Background: an optimization exercise with open tools, aiming at small area. Do not read the settings as production practice. The RTL was checked by simulation tests, not by an equivalence proof against the original design. Power and IR drop assume default switching activity.

Figure 1. Clock distribution.
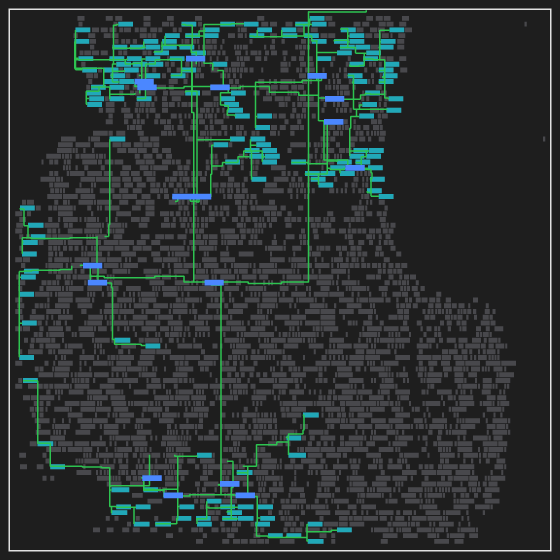
Figure 2. Sizing map.
Scale bar: 100 um.
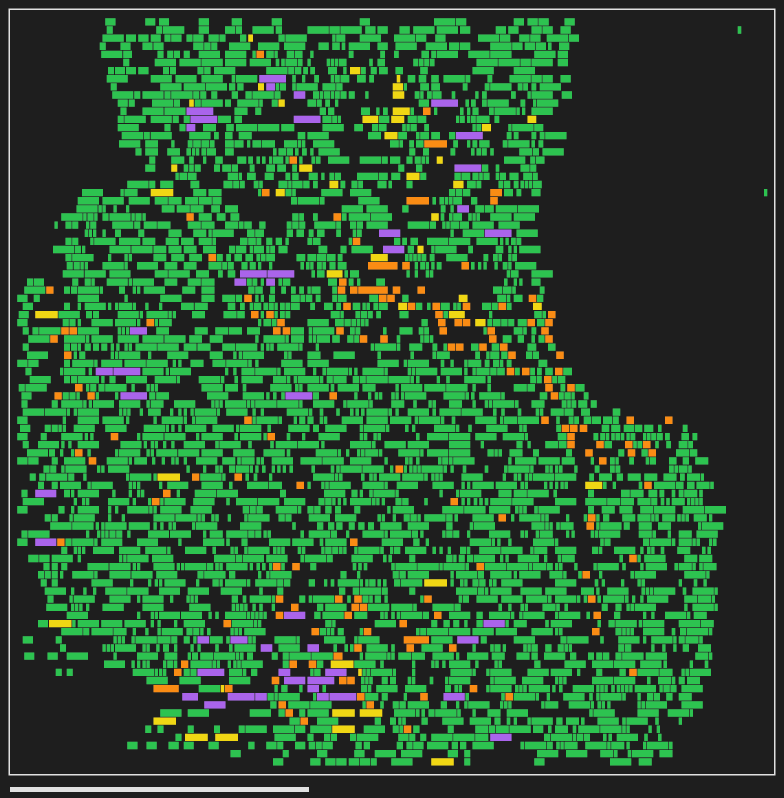
===== flow/design.v =====
module normalize_mult (
    input  logic [47:0] P,              
    input  logic signed [9:0]  exp_in,         
    output logic [22:0] mantissa_norm, 
    output logic signed [9:0]  exp_norm,      
    output logic        guard_bit,     
    output logic        sticky_bit     
);
    always_comb begin
        if (P[47] == 1'b1) begin
            mantissa_norm = P[46:24];         
            guard_bit     = P[23];             
            sticky_bit    = |P[22:0];          
            exp_norm      = exp_in + 1;        
        end else begin
            mantissa_norm = P[45:23];          
            guard_bit     = P[22];
            sticky_bit    = |P[21:0];
            exp_norm      = exp_in;            
        end
    end
endmodule
module round_mult (
    input  logic [23:0] mantissa_in,
    input  logic        guard_bit,
    input  logic        sticky_bit,
    input  logic        calculated_sign,
    input  logic [2:0]   round,
    output logic [24:0] result,     
    output logic        inexact
);
    localparam logic [2:0] IEEE_near = 3'd0, IEEE_zero = 3'd1, IEEE_pinf = 3'd2,
                           IEEE_ninf = 3'd3, near_up   = 3'd4, away_zero = 3'd5;
    logic round_up;   
    always_comb begin
        result   = 25'b0;
        inexact = guard_bit | sticky_bit;
        round_up = 1'b0;
        case (round)
            IEEE_near:    round_up = guard_bit & (sticky_bit | mantissa_in[0]);
            IEEE_zero:    round_up = 1'b0;
            IEEE_pinf:    round_up = (calculated_sign == 1'b0) & inexact;
            IEEE_ninf:    round_up = (calculated_sign == 1'b1) & inexact;
            near_up:      round_up = guard_bit;
            away_zero:    round_up = inexact;
            default:      round_up = guard_bit & (sticky_bit | mantissa_in[0]);
        endcase
        result = {1'b0, mantissa_in} + round_up;  
    end
endmodule
module exception_mult (
    input  logic [31:0] a,
    input  logic [31:0] b,
    input  logic [31:0] z_calc,
    input  logic        overflow,
    input  logic        underflow,
    input  logic        inexact,
    input  logic [2:0]   round,
    output logic [31:0] z,
    output logic zero_f,
    output logic inf_f,
    output logic nan_f,
    output logic tiny_f,
    output logic huge_f,
    output logic inexact_f
);
    localparam logic [2:0] IEEE_near = 3'd0, IEEE_zero = 3'd1, IEEE_pinf = 3'd2,
                           IEEE_ninf = 3'd3, near_up   = 3'd4, away_zero = 3'd5;
    localparam logic [2:0] ZERO = 3'd0, INF = 3'd1, NORM = 3'd2,
                           MIN_NORM = 3'd3, MAX_NORM = 3'd4;
    function logic [2:0] num_interp(logic [31:0] num);
        case (num[30:23])
            8'b1111_1111: num_interp = INF;
            8'b0000_0000: num_interp = ZERO;
            default:      num_interp = NORM;
        endcase
    endfunction
    function logic [30:0] z_num(logic [2:0] interp);
        case (interp)
            ZERO:     z_num = 31'b00000000_00000000000000000000000;
            INF:      z_num = 31'b11111111_00000000000000000000000;
            MIN_NORM: z_num = 31'b00000001_00000000000000000000000;
            MAX_NORM: z_num = 31'b11111110_11111111111111111111111;
            default:  z_num = 31'b0;
        endcase
    endfunction
    logic [2:0] interp_a, interp_b;
    logic sign;
    always_comb begin
        z         = 32'b0;
        zero_f    = 0;
        inf_f     = 0;
        nan_f     = 0;
        tiny_f    = 0;
        huge_f    = 0;
        inexact_f = inexact;
        sign      = z_calc[31];
        interp_a  = num_interp(a);
        interp_b  = num_interp(b);
        if (interp_a == ZERO && interp_b == ZERO) begin
            z = {sign, z_num(ZERO)};
            zero_f = 1;
        end else if (interp_a == ZERO && interp_b == NORM) begin
            z = {sign, z_num(ZERO)};
            zero_f = 1;
        end else if (interp_a == ZERO && interp_b == INF) begin
            z = {1'b0, z_num(INF)};
            nan_f = 1;
        end else if (interp_a == INF && interp_b == INF) begin
            z = {sign, z_num(INF)};
            inf_f = 1;
        end else if (interp_a == INF && interp_b == NORM) begin
            z = {sign, z_num(INF)};
            inf_f = 1;
        end else if (interp_a == INF && interp_b == ZERO) begin
            z = {1'b0, z_num(INF)};
            nan_f = 1;
        end else if (interp_a == NORM && interp_b == ZERO) begin
            z = {sign, z_num(ZERO)};
            zero_f = 1;
        end else if (interp_a == NORM && interp_b == INF) begin
            z = {sign, z_num(INF)};
            inf_f = 1;
        end
        else if (overflow) begin
            unique case (round)
                IEEE_near, near_up, away_zero: begin
                    z = {sign, z_num(INF)};
                    inf_f = 1;
                end
                IEEE_zero: begin
                    z = {sign, z_num(MAX_NORM)};
                    huge_f = 1;
                end
                IEEE_pinf: begin
                    if (sign == 1'b0) begin
                        z = {sign, z_num(INF)};
                        inf_f = 1;
                    end else begin
                        z = {sign, z_num(MAX_NORM)};
                        huge_f = 1;
                    end
                end
                IEEE_ninf: begin
                    if (sign == 1'b1) begin
                        z = {sign, z_num(INF)};
                        inf_f = 1;
                    end else begin
                        z = {sign, z_num(MAX_NORM)};
                        huge_f = 1;
                    end
                end
                default: begin
                    z = {sign, z_num(INF)};
                    inf_f = 1;
                end
            endcase
        end
        else if (underflow) begin
            unique case (round)
                IEEE_near, IEEE_zero, near_up: begin
                    z = {sign, z_num(ZERO)};
                    zero_f = 1;
                end
                IEEE_pinf: begin
                    if (sign == 1'b1) begin
                        z = {1'b1, z_num(ZERO)};
                        zero_f = 1;
                    end else begin
                        z = {1'b0, z_num(MIN_NORM)};
                        tiny_f = 1;
                    end
                end
                IEEE_ninf: begin
                    if (sign == 1'b0) begin
                        z = {1'b0, z_num(ZERO)};
                        zero_f = 1;
                    end else begin
                        z = {1'b1, z_num(MIN_NORM)};
                        tiny_f = 1;
                    end
                end
                away_zero: begin
                    z = {sign, z_num(MIN_NORM)};
                    tiny_f = 1;
                end
                default: begin
                    z = {sign, z_num(ZERO)};
                    zero_f = 1;
                end
            endcase
        end
        else begin
            z = z_calc;
        end
    end
endmodule
module fp_mult (
    input  logic [31:0] a, b,
    input  logic [2:0]  rnd,
    output logic [31:0] z,
    output logic [7:0]  status,
    input  logic        clk, rst
);
    localparam logic [2:0] IEEE_near = 3'd0, IEEE_zero = 3'd1, IEEE_pinf = 3'd2,
                           IEEE_ninf = 3'd3, near_up   = 3'd4, away_zero = 3'd5;
    logic        sign;
    logic signed [7:0]  a_exp, b_exp;
    logic signed [9:0]  exp_sum;
    logic [23:0] a_mant, b_mant;
    logic [47:0] P;
    always_comb begin
        sign     = a[31] ^ b[31];
        a_exp    = a[30:23];
        b_exp    = b[30:23];
        exp_sum  = a_exp + b_exp - 10'd127;
        a_mant   = {1'b1, a[22:0]};
        b_mant   = {1'b1, b[22:0]};
        P        = a_mant * b_mant;
    end
    logic [22:0] mantissa_norm;
    logic signed [9:0] exponent_norm;
    logic        guard_bit, sticky_bit;
    normalize_mult normalize_unit (
        .P(P),
        .exp_in(exp_sum),
        .mantissa_norm(mantissa_norm),
        .exp_norm(exponent_norm),
        .guard_bit(guard_bit),
        .sticky_bit(sticky_bit)
    );
    logic [22:0] mantissa_reg;
    logic signed [9:0] exponent_reg;
    logic guard_reg, sticky_reg;
    logic sign_reg;
    logic [2:0] round_reg;
    logic [31:0] a_reg, b_reg;
    always @(posedge clk) begin
        if (!rst) begin
            mantissa_reg <= '0;
            exponent_reg <= '0;
            guard_reg    <= '0;
            sticky_reg   <= '0;
            sign_reg     <= '0;
            round_reg    <= IEEE_near;
            a_reg        <= '0;
            b_reg        <= '0;
        end else begin
            mantissa_reg <= mantissa_norm;
            exponent_reg <= exponent_norm;
            guard_reg    <= guard_bit;
            sticky_reg   <= sticky_bit;
            sign_reg     <= sign;
            round_reg    <= rnd;
            a_reg        <= a;
            b_reg        <= b;
        end
    end
    logic [24:0] mantissa_rounded;
    logic signed [9:0] exponent_rounded;
    logic inexact;
    round_mult round_unit (
        .mantissa_in({1'b1, mantissa_reg}),
        .guard_bit(guard_reg),
        .sticky_bit(sticky_reg),
        .calculated_sign(sign_reg),
        .round(round_reg),
        .result(mantissa_rounded),
        .inexact(inexact)
    );
    logic [24:0] mantissa_shifted;
    logic [7:0]  exp_final;
    logic        overflow, underflow;
    logic [31:0] z_calc;
    always_comb begin
        if (mantissa_rounded[24]) begin
            mantissa_shifted = mantissa_rounded >> 1;
            exponent_rounded = exponent_reg + 1;
        end else begin
            mantissa_shifted = mantissa_rounded;
            exponent_rounded = exponent_reg;
        end
        if (exponent_rounded > 254)
            exp_final = 8'd255;
        else if (exponent_rounded < 1) begin
            exp_final = 8'd0;            
        end
        else
            exp_final = exponent_rounded[7:0];
        z_calc = {sign_reg, exp_final, mantissa_shifted[22:0]};
        overflow  = (exponent_rounded > 254);
        underflow = (exponent_rounded < 1);
    end
    logic zero_f, inf_f, nan_f, tiny_f, huge_f, inexact_f;
    exception_mult exception_unit (
        .a(a_reg),
        .b(b_reg),
        .z_calc(z_calc),
        .overflow(overflow),
        .underflow(underflow),
        .inexact(inexact),
        .round(round_reg),
        .z(z),    
        .zero_f(zero_f),
        .inf_f(inf_f),
        .nan_f(nan_f),
        .tiny_f(tiny_f),
        .huge_f(huge_f),
        .inexact_f(inexact_f)
    );
    assign status = {1'b0, 1'b0, inexact_f, huge_f, tiny_f, nan_f, inf_f, zero_f};
endmodule
module fp_mult_top (
     clk, rst, rnd, a, b, z, status
);
    localparam logic [2:0] IEEE_near = 3'd0, IEEE_zero = 3'd1, IEEE_pinf = 3'd2,
                           IEEE_ninf = 3'd3, near_up   = 3'd4, away_zero = 3'd5;
    input logic [31:0] a, b;      	 
    input logic [2:0] rnd;        
    output logic [31:0] z;       
    output logic [7:0] status;    
    input logic clk, rst; 
    logic [31:0] a1, b1;
    logic [2:0] rnd1;              
    logic [31:0] z1;
    logic [7:0] status1;
    fp_mult multiplier(a1, b1, rnd1, z1, status1, clk, rst);
    always @(posedge clk)
       if (!rst)
          begin 
             a1 <= '0;
             b1 <= '0;
             rnd1 <= IEEE_near;
             z <= '0;
             status <= '0;
          end
       else
          begin
             a1 <= a;
             b1 <= b;
             rnd1 <= rnd; 
             z <= z1;
             status <= status1;
          end
endmodule

===== flow/run.sh =====
#!/bin/bash
# synth_recipe.tcl (not shown) runs the flow's synth.tcl, then flattens the netlist and writes it again
# the make line also repeats each setting of config.mk as NAME=value (left out here)
make -C /OpenROAD-flow-scripts/flow DESIGN_CONFIG=/design/flow/config.mk WORK_HOME=/design/flow/orfs CLKGATE_MAP_FILE= SYNTH_SCRIPT=/design/flow/synth_recipe.tcl finish

===== flow/config.mk =====
export PLATFORM = sky130hd
export DESIGN_NAME = fp_mult_top
export DESIGN_NICKNAME = fp_mult_top
export VERILOG_FILES = /design/flow/design.v
export SDC_FILE = /design/flow/constraint.sdc
export NUM_CORES = 4
export LEC_CHECK = 0
export CAP_MARGIN = 20
export CORE_MARGIN = 2
export CORE_UTILIZATION = 40
export SLEW_MARGIN = 20

===== flow/constraint.sdc =====
create_clock -name core_clock -period 7.5 [get_ports {clk}]
set_input_delay 1.5000 -clock core_clock [delete_from_list [all_inputs] [get_ports {clk}]]
set_output_delay 1.5000 -clock core_clock [all_outputs]
set_load 0.01 [all_outputs]

==> impl_metrics.json <==
{
  "outcome": "timing/DRC/antenna clean",
  "final_hold_viol_count": 0,
  "min_from": "rnd1[0]",
  "nMultiInputCombCells": 1961,
  "crit_buf_inv": 8,
  "period_needed_ns": 7.19,
  "ys_ff_latch": 160,
  "finish.utilization_pct": 46.1,
  "async_reset_ff_share_pct": 0,
  "pwr-share-comb_pct": 71.8,
  "synthCells": 2869,
  "overflow": 0,
  "synth_xor_area_share_pct": 2.87,
  "cp_slowest_stage_delay_ns": 0.56,
  "path_delay_family": "adder cells",
  "syn_avg_cell_area_um2": 8.82,
  "fmax_mhz": 139,
  "cts_resized": 0,
  "seq_cells": 160,
  "cts_buffers": 17,
  "grt_use_total_pct": 22.8,
  "top_power_group": "combinational logic",
  "cp-end-kind": "register",
  "synthesis.area_um2": 25300,
  "tightest_slew_ns": 0.770,
  "ant_nets": 0,
  "startpoint_type": "register",
  "pwr_density_cell_nw_per_um2": 240,
  "worst-path-max-fanout": 20,
  "io-pin-count": 109,
  "rr_startpoint": "a1[14]",
  "antenna_cells": 0,
  "switchingPower_mw": 3.36,
  "cts_tree": "done",
  "crit_path_start": "a1[14]",
  "wirelength_met1_mm": 30.7,
  "synth_top_family_by_area": "adder cells",
  "synth.area.top_cells": "fa_1, dfxtp_1, ha_1, inv_1, and2_1",
  "yosys.area_share.simple_pct": 18.6,
  "setup_tns_ns": 0,
  "yosys_warnings": 5,
  "slew_headroom_pct": 48.3,
  "ir_worst_vdd_mv": 0.332,
  "grt_use_met2_pct": 37.8,
  "holdPathStages": 1,
  "die_area_um2": 65300,
  "place.detailed.hpwl_mm": 59.5,
  "critical_path_cell_count": 26,
  "crit_required_ns": 7.88,
  "first_pass_iters": 5,
  "hold_ws_ns": 0.437,
  "pg_comb_mw": 4.98,
  "grt_use_met1_pct": 29.8,
  "avgViaCountPerCell": 5.03,
  "multi_input_area_um2": 19300,
  "topRoutingLayerUsed": "met4",
  "die_h_um": 256,
  "r2r-end": "multiplier.mantissa_reg[2]",
  "wl_per_cell_um": 18.4,
  "r2r_slack_ns": 0.31,
  "numPortBuffers": 106,
  "holdPathEnd": "multiplier.round_reg[0]",
  "slowest_stage": "fa_1",
  "clk_pin_slew_ns": 0.08,
  "setup_violations": 0,
  "synth_largest_area_cell": "fa_1",
  "wl_mm": 71.5,
  "yosysTopAreaCellShare_pct": 38.2,
  "final_common_cell": "inv_1",
  "post_cts_buffers": 0,
  "cts_root_buf": "clkbuf_16",
  "cts_sinks": 160,
  "crit_type": "register to register",
  "synth_cell_type_count": 78,
  "p_leak_nw": 14.1,
  "start_util_pct": 40.3,
  "fin_crit_sh_pct": 95.9,
  "regArea_um2": 3230,
  "nWellTaps": 846,
  "n_clock_buffer": 17
}
About Figure 1:
[clock wires] green | length: 2550 um
[clock drivers] blue | count: 17
[flip-flops] cyan | count: 160
routed clock nets: 18
Clk. pwr: 0.883 mW
worst clock skew: 0.0127 ns
power share of the clock group: 12.7%

About Figure 2:
[_2 cells] yellow | cells: 46 | share: 1.5%
[_3 and _4 cells] orange | cells: 152 | share: 5.0%
[_6 and larger] purple | cells: 46 | share: 1.5%
[_0 and _1 cells] green | cells: 2794 | share: 92%
final setup margin: 0.308 ns
finished layout cell area: 29000 um2
Non-clock buffers: 266
synthesis-to-layout area growth: 14.4%

[afterwards: timing with drivers on the ports]
Ports are ideal in the flow. The routed layout listed here was re-timed in OpenROAD.
Step 1, drivers: a clkbuf_16 drives clk and a buf_2 each remaining input, both assumed.
Step 2 moves the port delays by t, midway between the first and last clock arrival at a register: inputs arrive t later, outputs are due t later. That takes back most of the time a late clock gives input paths.
Three values: no drivers, after step 1, after step 2; two values: the first two.
shift t [ns]: 0.516
setup slack, ns: 0.308 / 0.308 / 0.308
slew at the worst register clock pin (ns): 0.08 / 0.08
After both steps setup and hold are still met in this run. For this run, drivers alone change the setup slack by 0.000 ns; drivers and shift together by 0.000 ns.
